This is an optimization exercise on Yosys and OpenROAD, whose aim is small area, not a production implementation.
Only simulation tests tie the RTL to the original design; equivalence was not proved.
The series may have gaps, and a smaller design here may also do less where the tests do not look.
Power is estimated from default activity; no workload was simulated.

### I/O nets highlighted, run 1

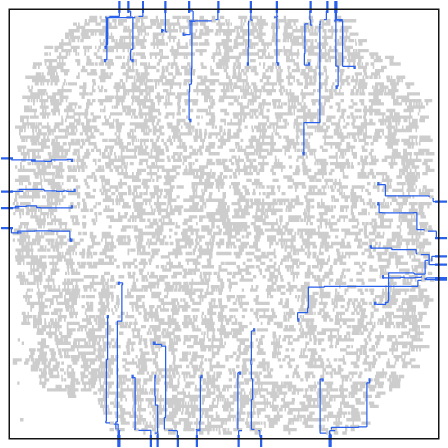
### Met2 routing, run 1

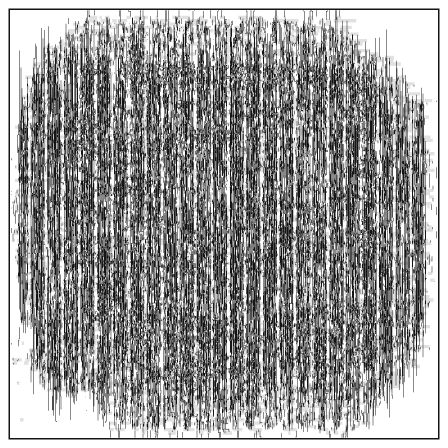
### Pin placement, run 1

The bar under the picture is 100 µm long. Pins as bars across the die edge, other pins in grey.
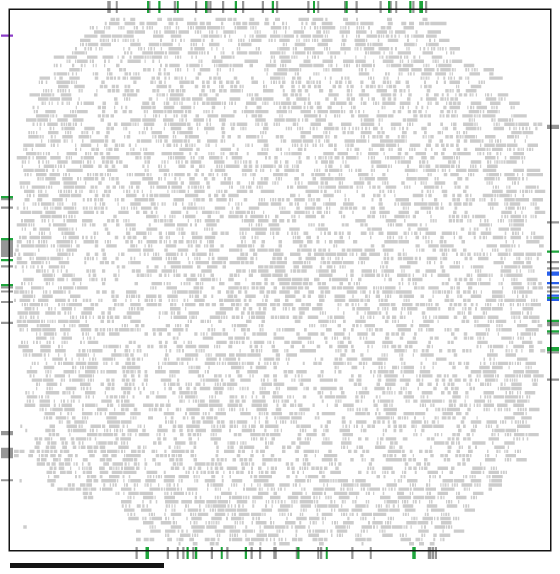
## run.sh

```bash
#!/bin/bash
# synth_recipe.tcl (not shown) runs the flow's synth.tcl, then flattens the netlist and writes it again
# the make line also repeats each setting of config.mk as NAME=value (left out here)
make -C /OpenROAD-flow-scripts/flow DESIGN_CONFIG=/design/flow/config.mk WORK_HOME=/design/flow/orfs CLKGATE_MAP_FILE= SYNTH_SCRIPT=/design/flow/synth_recipe.tcl finish
```

## config.mk

```make
export PLATFORM = sky130hd
export DESIGN_NAME = regbank
export DESIGN_NICKNAME = regbank
export VERILOG_FILES = /design/flow/design.v
export SDC_FILE = /design/flow/constraint.sdc
export NUM_CORES = 8
export LEC_CHECK = 0
export CAP_MARGIN = 20
export CORE_MARGIN = 2
export CORE_UTILIZATION = 40
export SLEW_MARGIN = 20
```

## constraint.sdc

```tcl
create_clock -name core_clock -period 7.0 [get_ports {clk}]
set_input_delay 1.4000 -clock core_clock [delete_from_list [all_inputs] [get_ports {clk}]]
set_output_delay 1.4000 -clock core_clock [all_outputs]
set_load 0.01 [all_outputs]
```

## design.v

```verilog
module regbank (
    rdData1, rdData2, wrData, sr1, sr2, dr, write, reset, clk
);
    input write, reset, clk;
    input [4:0] sr1, sr2, dr;    
    input [31:0] wrData;
    output [31:0] rdData1, rdData2;
    integer k;
    (* mem2reg *) reg [31:0] regfile [0:31];  
    assign rdData1 = (sr1 == 5'd0) ? 32'd0 : regfile[sr1];
    assign rdData2 = (sr2 == 5'd0) ? 32'd0 : regfile[sr2];
    always @(posedge clk) begin
        if (reset) begin
            for (k = 0; k<32; k=k+1) begin
                regfile[k] <= 32'd0;
            end
        end
        else begin
            if(write && dr != 5'd0)
                regfile[dr] <= wrData;
        end
    end
endmodule
```

==> results.sh, run 1 <==
export IMPL_min_from="regfile[2][20]"
export IMPL_drt_first_pass_iters=12
export IMPL_grt_antenna_before_repair=47
export IMPL_largest_class="multi-input combinational cells"
export IMPL_max_freq_ghz=0.150
export IMPL_yosys_area_share_simple_pct=23.7
export IMPL_drtIter0Drc=14500
export IMPL_whs_ns=0.466
export IMPL_dieArea_um2=123000
export IMPL_timing_critical_path_required_ns=5.60
export IMPL_synth_cells=6480
export IMPL_cp_buffers_inverters=4
export IMPL_ant_nets=0
export IMPL_cts_inserted_buffers=112
export IMPL_cts_tree="done"
export IMPL_fin_ws_ns=0.319
export IMPL_finish_net_count=6407
export IMPL_clkTransAtPathRegs_ns=0.07
export IMPL_dp_hpwl_um=198000
export IMPL_synth_most_common_cell="nand2_1"
export IMPL_ys_top_cells_by_count="nand2_1 (2207), a21oi_1 (1131), dfxtp_1 (992)"
export IMPL_ff_latch_area_um2=19900
export IMPL_gp_congestion=1.08
export IMPL_viasPerCell=7.31
export IMPL_clk_path_buf_depth=3
export IMPL_synth_area_leader_cell="dfxtp_1"
export IMPL_power_frac_comb_pct=7.5
export IMPL_synthArstFlopShare_pct=0
export IMPL_cp_startpoint="sr2[2]"
export IMPL_r2r_start="regfile[13][30]"
export IMPL_synth_area_um2=47900
export IMPL_nClkBuffers=151
export IMPL_power_leakage_nw=18.0
export IMPL_crit_path_end="rdData2[27]"
export IMPL_drc_errors=0
export IMPL_holdBufCountCts=0
export IMPL_gr_total_overflow=0
export IMPL_netSwitchingFraction_pct=27.5
export IMPL_slew_headroom_pct=9.33
export IMPL_synth_seq_area_share_pct=41.4
export IMPL_cts_root_buf="clkbuf_16"
export IMPL_finalMaxSlewViolations=0
export IMPL_top_usage_layer="met2"
export IMPL_dp_slack_ns=0.632
export IMPL_cts_htree_levels=3
export IMPL_holdPathStages=2
export IMPL_sh_seq_area_pct=36.1
export IMPL_p_clk_share_pct=48.7
export IMPL_synth_mux_area_share_pct=1.76
export IMPL_synth_area_per_cell_um2=7.40
export IMPL_top_register="regfile"
export IMPL_power_w=0.0131
export IMPL_drive_gt1_share_pct=10.2
export IMPL_synth_edf_count=0
export IMPL_inverters=8
export IMPL_nonClkBufAreaFrac_pct=6.28
export IMPL_n_all_buffers=376
export IMPL_wl_met2_um=126000
export IMPL_synth_fa_ha_area_share_pct=0
export IMPL_tightestPinTransition_ns=1.35
export IMPL_ios=114
export IMPL_status="timing/DRC/antenna clean"
export IMPL_top_regs="regfile (992)"
export IMPL_holdPathEnd="regfile[2][20]"
export IMPL_post_cts_buffers=0
export IMPL_cp_end_kind="output pin"
export IMPL_fin_tns_setup_ns=0
export IMPL_core_area_um2=118000
export IMPL_r2r_end="regfile[13][30]"
export IMPL_path_max_fanout=21
export IMPL_wire_per_inst_um=41.4
export IMPL_start_util_pct=40.5
export IMPL_cp_num_cells=9
export IMPL_highest_signal_layer="met5"
export IMPL_synth_compound_area_share_pct=27.0
export IMPL_postCtsResizedCells=0
export IMPL_grtUsageMet3_pct=26.6
export IMPL_synthTopCellsByArea="dfxtp_1 (41%), nand2_1 (17%), a21oi_1 (12%)"
export IMPL_final_area_um2=55100
export IMPL_wl_met1_um=116000
export IMPL_ys_ff_latch=992
export IMPL_multi_input_area_um2=25800
export IMPL_cp_arrival_ns=5.28
export IMPL_vdd_drop_max_mv=0.231
export IMPL_finalCriticalPeriod_ns=6.68
export IMPL_clock_latency_ns=0.75
export IMPL_dp_cells=7840
export IMPL_multi_input_area_share_pct=46.8
export IMPL_skew_ns=0
export IMPL_n_sequential_cell=992
export IMPL_setup_viol=0
export IMPL_reg2regPathDepth=2
export IMPL_placed_area_um2=51100
export IMPL_yosys_cell_types_count=71
export IMPL_nWellTaps=1600
export IMPL_yosys_warnings=1
export IMPL_grt_usage_pct=52.6
export IMPL_fin_cells=8088
export IMPL_totalWireLength_um=335000
export IMPL_yosys_area_share_xor_xnor_pct=0
export IMPL_cap_violations=0
export IMPL_cp_start_kind="input port"
export IMPL_synth_top_family_by_area="compound AO/OA/AOI/OAI gates"
export IMPL_powerDensity_nw_per_um2=238
export IMPL_clk_share_pct=7.03
export IMPL_std_cell_rows=126
export IMPL_hold_viol_final=0
export IMPL_grt_start_max_net_pins=197
export IMPL_cts_sinks=992
export IMPL_wl_met3_um=59600
export IMPL_hold_path_class="reg -> reg"
export IMPL_antenna_cells=35
export IMPL_grt_pass1_wl_um=443000
export IMPL_path_delay_family="buffers and inverters"
export IMPL_p_sw_w=0.00360
export IMPL_crit_chain="buf_2 -> buf_4 -> nand3_4 -> nor2_4 -> buf_4 -> a22oi_1 -> and3_1 -> a31oi_1 -> clkdlybuf4s50_1"
export IMPL_met2_usage_pct=68.8
export IMPL_vias=59100
export IMPL_largest_reg_flops=992
export IMPL_intPower_w=0.00950
export IMPL_crit_path_frequent_cell="buf_4"
export IMPL_crit_type="in -> out"
export IMPL_synth_nets=6530
export IMPL_r2r_slack_ns=6.09
export IMPL_area_growth_pct=14.9
export IMPL_use_met1_pct=64.2
export IMPL_first_global_vias=52000
export IMPL_synth_top_cell_area_share_pct=41.4
export IMPL_fillers=11900
export IMPL_final_core_util_pct=46.5
export IMPL_cpPeakStageDelay_ns=0.97
export IMPL_power_frac_seq_pct=43.8
export IMPL_cp_slowest_cell="nor2_4"
export IMPL_synthFlopType="dfxtp_1"
export IMPL_fin_crit_sh_pct=95.4
export IMPL_rsz0062_at_grt="no"
export IMPL_multi_input_cells=4867
Back to the opening pictures, 'I/O nets highlighted':
| port | colour | bits | direction | edge | end cells | buffers | wire |
|---|---|---|---|---|---|---|---|
| rdData1 | blue | 32 | output | 12 top, 10 bottom, 6 right, 4 left | 32 | 32 | 2240 µm |

Back to the opening pictures, 'Met2 routing':
longest straight run: 136 µm
main direction: vertical
wire length on this layer: 126 mm
share of all routed wire: 37%

Back to the opening pictures, 'Pin placement':
| port | colour | pins | direction | edge |
|---|---|---|---|---|
| rdData1 | green | 32 | output | 12 top, 10 bottom, 6 right, 4 left |
| clk | purple | 1 | input | left |
| sr1 | blue | 5 | input | right |
all pins by edge: 33 top, 30 bottom, 28 left, 23 right
Die Wd: 350 µm
IO buf count: 113
DIE HEIGHT: 350 µm

[run 1: cell usage in the layout (no fill, tap or decap), types with 36 or more instances in the layout]
cell and count:
nor2_1 75, nand3_1 36, dfxtp_1 992, a21oi_1 1131
clkdlybuf4s50_1 81, clkbuf_16 113, nand2_1 2183, nand4_1 92
nor3_1 72, mux2i_1 54, nor2_4 70, a22oi_1 731
buf_4 227
[run 1: kinds of logic (layout without fill, tap and decap cells)]
kind of cell           after synthesis  in the layout
and+or+nand+nor                   2701           2701
AOI/OAI and AO/OA                 2086           2086
DFF                                992            992
buffers and inverters              621            594
muxes                               80             80
other                                0             35
[run 1: worst register-to-register path, cell delays in order (launching register included)]
cell and delay [ns]:
dfxtp_1 0.56, nand2_1 0.11, a21oi_1 0.17
[run 1: power groups by stage]
| stage | combinational (W) | clock (W) | sequential, W |
|---|---|---|---|
| floorplan | 0.000442 | 0 | 0.00583 |
| global placement | 0.000894 | 0 | 0.00586 |
| detailed placement | 0.000896 | 0 | 0.00586 |
| CTS | 0.000898 | 0.00629 | 0.00573 |
| global route | 0.000949 | 0.00652 | 0.00573 |
| finish | 0.000986 | 0.00639 | 0.00574 |
## Run 2: what changed since run 1
==> design.v (replaced) <==
module regbank (
    rdData1, rdData2, wrData, sr1, sr2, dr, write, reset, clk
);
    input write, reset, clk;
    input [4:0] sr1, sr2, dr;    
    input [31:0] wrData;
    output [31:0] rdData1, rdData2;
    reg [31:0] regfile [1:31];
    integer i;
    reg [31:1] ld, hd;
    reg [31:1] s1, s2;
    always @(*) begin
        for (i = 1; i < 32; i = i + 1) begin
            ld[i] = ~reset & write & (dr == i);
            hd[i] = ~reset & ~(write & (dr == i));
            s1[i] = (sr1 == i);
            s2[i] = (sr2 == i);
        end
    end
    wire [31:0] nxt [1:31];
    always @(posedge clk) begin
        for (i = 1; i < 32; i = i + 1)
            regfile[i] <= nxt[i];
    end
    genvar b;
    generate
        for (b = 0; b < 32; b = b + 1) begin : bit_
            wire [31:1] col;
            genvar r;
            for (r = 1; r < 32; r = r + 1) begin : row_
                assign col[r] = regfile[r][b];
                ao22c w (.a(regfile[r][b]), .b(hd[r]), .c(wrData[b]), .d(ld[r]),
                         .y(nxt[r][b]));
            end
            rdmux31 u1 (.d(col), .s(s1), .y(rdData1[b]));
            rdmux31 u2 (.d(col), .s(s2), .y(rdData2[b]));
        end
    endgenerate
endmodule
module rdmux31 (d, s, y);
    input [31:1] d, s;
    output y;
    wire [10:0] n;
    genvar g;
    generate
        for (g = 0; g < 10; g = g + 1) begin : g_
            aoi222 u (.a(d[3*g+1]), .sa(s[3*g+1]),
                      .b(d[3*g+2]), .sb(s[3*g+2]),
                      .c(d[3*g+3]), .sc(s[3*g+3]), .y(n[g]));
        end
    endgenerate
    nand2c u10 (.a(d[31]), .b(s[31]), .y(n[10]));
    wire p0, p1, p2;
    nand4c t0 (.a(n[0]), .b(n[1]), .c(n[2]), .d(n[3]), .y(p0));
    nand4c t1 (.a(n[4]), .b(n[5]), .c(n[6]), .d(n[7]), .y(p1));
    nand3c t2 (.a(n[8]), .b(n[9]), .c(n[10]), .y(p2));
    assign y = p0 | p1 | p2;
endmodule
module aoi222 (a, sa, b, sb, c, sc, y);
    input a, sa, b, sb, c, sc;
    output y;
    assign y = ~((a & sa) | (b & sb) | (c & sc));
endmodule
module nand2c (a, b, y);
    input a, b;
    output y;
    assign y = ~(a & b);
endmodule
module nand3c (a, b, c, y);
    input a, b, c;
    output y;
    assign y = ~(a & b & c);
endmodule
module nand4c (a, b, c, d, y);
    input a, b, c, d;
    output y;
    assign y = ~(a & b & c & d);
endmodule
module ao22c (a, b, c, d, y);
    input a, b, c, d;
    output y;
    assign y = (a & b) | (c & d);
endmodule
--- a/config.mk
+++ b/config.mk
@@ -10,2 +10,4 @@
 export CORE_UTILIZATION = 40
 export SLEW_MARGIN = 20
+export SYNTH_HIERARCHICAL = 1
+export SYNTH_MINIMUM_KEEP_SIZE = 0
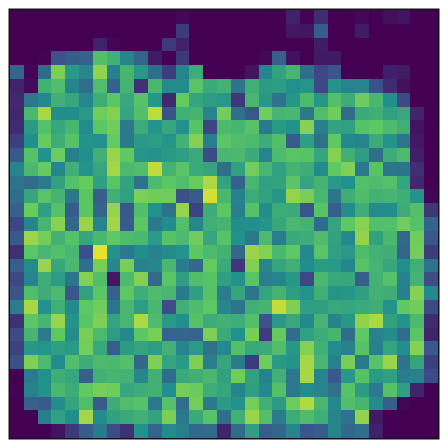
*Placement density heat map, run 2*
31 x 31 tiles, from dark purple (low) to yellow (high), 0 to 100% covered.
tiles over 75% full: 10%
nearly empty tiles: 14%
mean over tiles: 46%

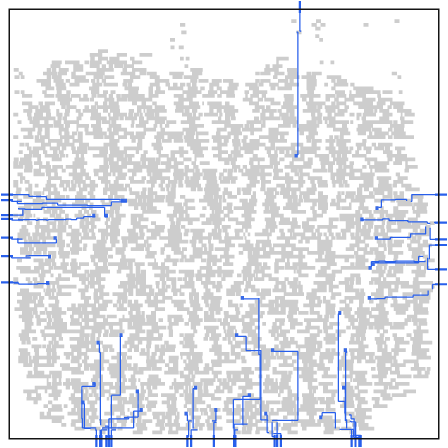
*I/O nets highlighted, run 2*
| port | colour | bits | direction | edge | end cells | buffers | wire |
|---|---|---|---|---|---|---|---|
| rdData1 | blue | 32 | output | 18 bottom, 7 left, 6 right, 1 top | 32 | 32 | 1980 µm |

==> run 2 against run 1 <==
Effect of this change:
- largest power group unchanged
- via count decreased by 32%
- global-route usage decreased by 15 points
- die area decreased by 21%
- sequential cell count unchanged
- synthesized cell count decreased by 51%
- routed wire length decreased by 42%
- critical endpoint is now rdData1[13]
- utilization increased by 3.3 points
- first-iteration DRC count decreased by 33%
- hold slack improved by 0.043 ns
- sequential power about the same
==> results.sh, run 2 <==
export IMPL_synth_nets=3193
export IMPL_wl_met3_um=31100
export IMPL_synth_edf_count=0
export IMPL_ant_nets=0
export IMPL_cp_buffers_inverters=3
export IMPL_crit_type="in -> out"
export IMPL_r2r_start="regfile[8][18]"
export IMPL_crit_path_frequent_cell="clkdlybuf4s50_1"
export IMPL_std_cell_rows=112
export IMPL_yosys_warnings=9
export IMPL_first_global_vias=38800
export IMPL_r2r_end="regfile[8][18]"
export IMPL_synth_top_cell_area_share_pct=52.5
export IMPL_top_register="regfile"
export IMPL_die_x_um=311
export IMPL_wl_met2_um=78700
export IMPL_status="timing/DRC/antenna clean"
export IMPL_finish_net_count=3581
export IMPL_holdPathEnd="regfile[31][26]"
export IMPL_gp_congestion=0.958
export IMPL_power_w=0.0121
export IMPL_drc_errors=0
export IMPL_port_buffers=113
export IMPL_crit_path_end="rdData1[13]"
export IMPL_drtIter0Drc=9638
export IMPL_vdd_drop_max_mv=0.243
export IMPL_timing_critical_path_required_ns=5.60
export IMPL_power_leakage_nw=16.7
export IMPL_grt_pass1_wl_um=274000
export IMPL_clock_latency_ns=0.69
export IMPL_whs_ns=0.509
export IMPL_skew_ns=0
export IMPL_wire_per_inst_um=39.9
export IMPL_cts_root_buf="clkbuf_16"
export IMPL_r2r_slack_ns=6.29
export IMPL_dp_hpwl_um=109000
export IMPL_powerDensity_nw_per_um2=261
export IMPL_synth_area_um2=37800
export IMPL_vias=40100
export IMPL_cp_slowest_cell="nand2b_1"
export IMPL_cts_htree_levels=3
export IMPL_synth_area_leader_cell="dfxtp_1"
export IMPL_drt_first_pass_iters=15
export IMPL_hold_path_class="reg -> reg"
export IMPL_tightestPinTransition_ns=1.22
export IMPL_rsz0062_at_grt="no"
export IMPL_post_cts_buffers=0
export IMPL_reg2regPathDepth=1
export IMPL_final_core_util_pct=49.8
export IMPL_yosys_cell_types_count=34
export IMPL_drive_gt1_share_pct=13.6
export IMPL_grt_antenna_before_repair=14
export IMPL_grt_usage_pct=38.0
export IMPL_crit_chain="clkdlybuf4s50_1 -> nand2b_1 -> nor3_2 -> buf_4 -> a222oi_1 -> nand4_1 -> or3_1 -> clkdlybuf4s50_1"
export IMPL_holdPathStages=1
export IMPL_fin_ws_ns=0.443
export IMPL_hold_viol_final=0
export IMPL_cp_arrival_ns=5.16
export IMPL_synthArstFlopShare_pct=0
export IMPL_ys_top_cells_by_count="a22o_1 (992), dfxtp_1 (992), a222oi_1 (640)"
export IMPL_cp_startpoint="sr1[2]"
export IMPL_cp_start_kind="input port"
export IMPL_final_area_um2=46600
export IMPL_cts_sinks=992
export IMPL_holdBufCountCts=0
export IMPL_dieArea_um2=97000
export IMPL_start_util_pct=40.4
export IMPL_max_freq_ghz=0.153
export IMPL_fin_crit_sh_pct=93.7
export IMPL_grt_start_max_net_pins=33
export IMPL_synthTopCellsByArea="dfxtp_1 (53%), a22o_1 (23%), a222oi_1 (17%)"
export IMPL_synth_cells=3143
export IMPL_path_delay_family="simple AND/OR/NAND/NOR gates"
export IMPL_dp_cells=4678
export IMPL_highest_signal_layer="met5"
export IMPL_min_from="regfile[31][26]"
export IMPL_clkTransAtPathRegs_ns=0.06
export IMPL_finalCriticalPeriod_ns=6.56
export IMPL_ys_ff_latch=992
export IMPL_largest_reg_flops=992
export IMPL_setup_viol=0
export IMPL_finalMaxSlewViolations=0
export IMPL_fin_tns_setup_ns=0
export IMPL_gr_total_overflow=0
export IMPL_cts_inserted_buffers=103
export IMPL_totalWireLength_um=195000
export IMPL_area_growth_pct=23.2
export IMPL_fin_cells=4879
export IMPL_synth_area_per_cell_um2=12.0
export IMPL_synth_seq_area_share_pct=52.5
export IMPL_slew_headroom_pct=18.7
export IMPL_wl_met1_um=69000
export IMPL_ff_latch_area_um2=19900
export IMPL_top_regs="regfile (992)"
export IMPL_multi_input_area_um2=18800
export IMPL_path_max_fanout=32
export IMPL_die_height_um=311
export IMPL_cp_num_cells=8
export IMPL_layout_common_cells="a22o_1 (992), dfxtp_1 (992), a222oi_1 (640), buf_4 (172), nand4_1 (128)"
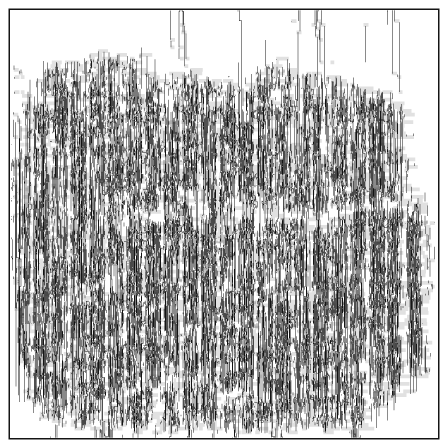
*Met2 routing, run 2*
wire length on this layer: 78.7 mm
share of all routed wire: 40%
longest straight run: 174 µm
nets with wire on the layer: 3220
main direction: vertical

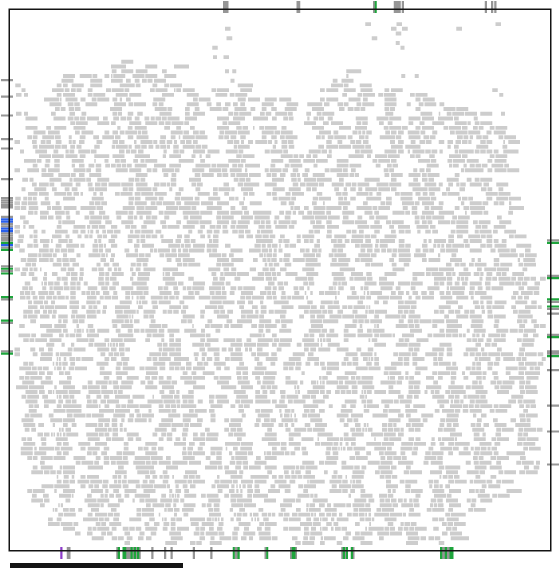
*Pin placement, run 2*
The bar under the picture is 100 µm long. Pins as bars across the die edge, other pins in grey.
| port | colour | pins | direction | edge |
|---|---|---|---|---|
| sr1 | blue | 5 | input | left |
| rdData1 | green | 32 | output | 18 bottom, 7 left, 6 right, 1 top |
| clk | purple | 1 | input | bottom |
all pins by edge: 45 bottom, 36 left, 18 right, 15 top

-- run 2: cell count changes in the layout (fill, tap and decap cells not counted), sizes merged, moves of 36 or more --
cell    change
mux2i      -54
or3        +61
nor2      -107
nand2    -2138
a22oi     -735
nor3       -37
nand4      +36
a21oi    -1104
buf       -102
a22o      +968
a222oi    +613
-- run 2: cell type report --
cell class | count | share of cell area [%]
Tap cell | 1254 | 3.37
Timing Repair Buffer | 304 | 6.02
Antenna cell | 9 | 0.0484
Multi-Input combinational cell | 2130 | 40.4
Clock inverter | 37 | 0.951
Sequential cell | 992 | 42.7
Clock buffer | 153 | 6.55
-- run 2: metal layers --
layer | vias up | GRT usage [%]
met5 | - | 0.988
met4 | 12 | 26.9
met3 | 1069 | 14.4
met2 | 4109 | 53.3
met1 | 19500 | 47.7
li1 | 15400 | -
-- run 2: cell families after synthesis --
family	count (synthesis)	synth area share (%)
AO/OA/AOI/OAI	1663	40.4
buffers and inverters	21	0.245
AND/OR/NAND/NOR	467	6.86
flip-flops	992	52.5
-- run 2: report_power, final --
part	internal [W]	total, W	switching [W]
combinational	0.000142	0.000684	0.000541
clock	0.00334	0.00573	0.00239
sequential	0.00569	0.00572	0.0000354
total	0.00917	0.0121	0.00297

[what the ideal ports hide]
Ports are ideal in the flow. The routed layouts listed here were re-timed in OpenROAD.
Step 1 (the two cells are an assumption about what drives the block):
set clk [get_ports {clk}]
set_driving_cell -lib_cell sky130_fd_sc_hd__clkbuf_16 $clk
set_driving_cell -lib_cell sky130_fd_sc_hd__buf_2 [delete_from_list [all_inputs] $clk]
Step 2 adds t to the input delays and takes it off the output delays; t is the mean of the earliest and latest rising clock arrival at the registers after step 1. Input paths then give back, and output paths get back, about the clock's delay inside the block.
Three values: ideal ports, drivers, drivers and shift; two values: the first two.
run | t, ns | setup slack, ns | clock arrival spread, ns | slew at the worst register clock pin (ns) | worst data-port slew with drivers (ns)
run 1 | 0.843 | 0.319 / 0.114 / 0.114 | 0.046 / 0.046 | 0.07 / 0.07 | 0.20
run 2 | 0.766 | 0.443 / 0.420 / 0.420 | 0.031 / 0.032 | 0.07 / 0.07 | 0.18
After both steps setup and hold are still met in every run listed. For run 1, which loses most, drivers alone change the setup slack by -0.205 ns; drivers and shift together by -0.205 ns.
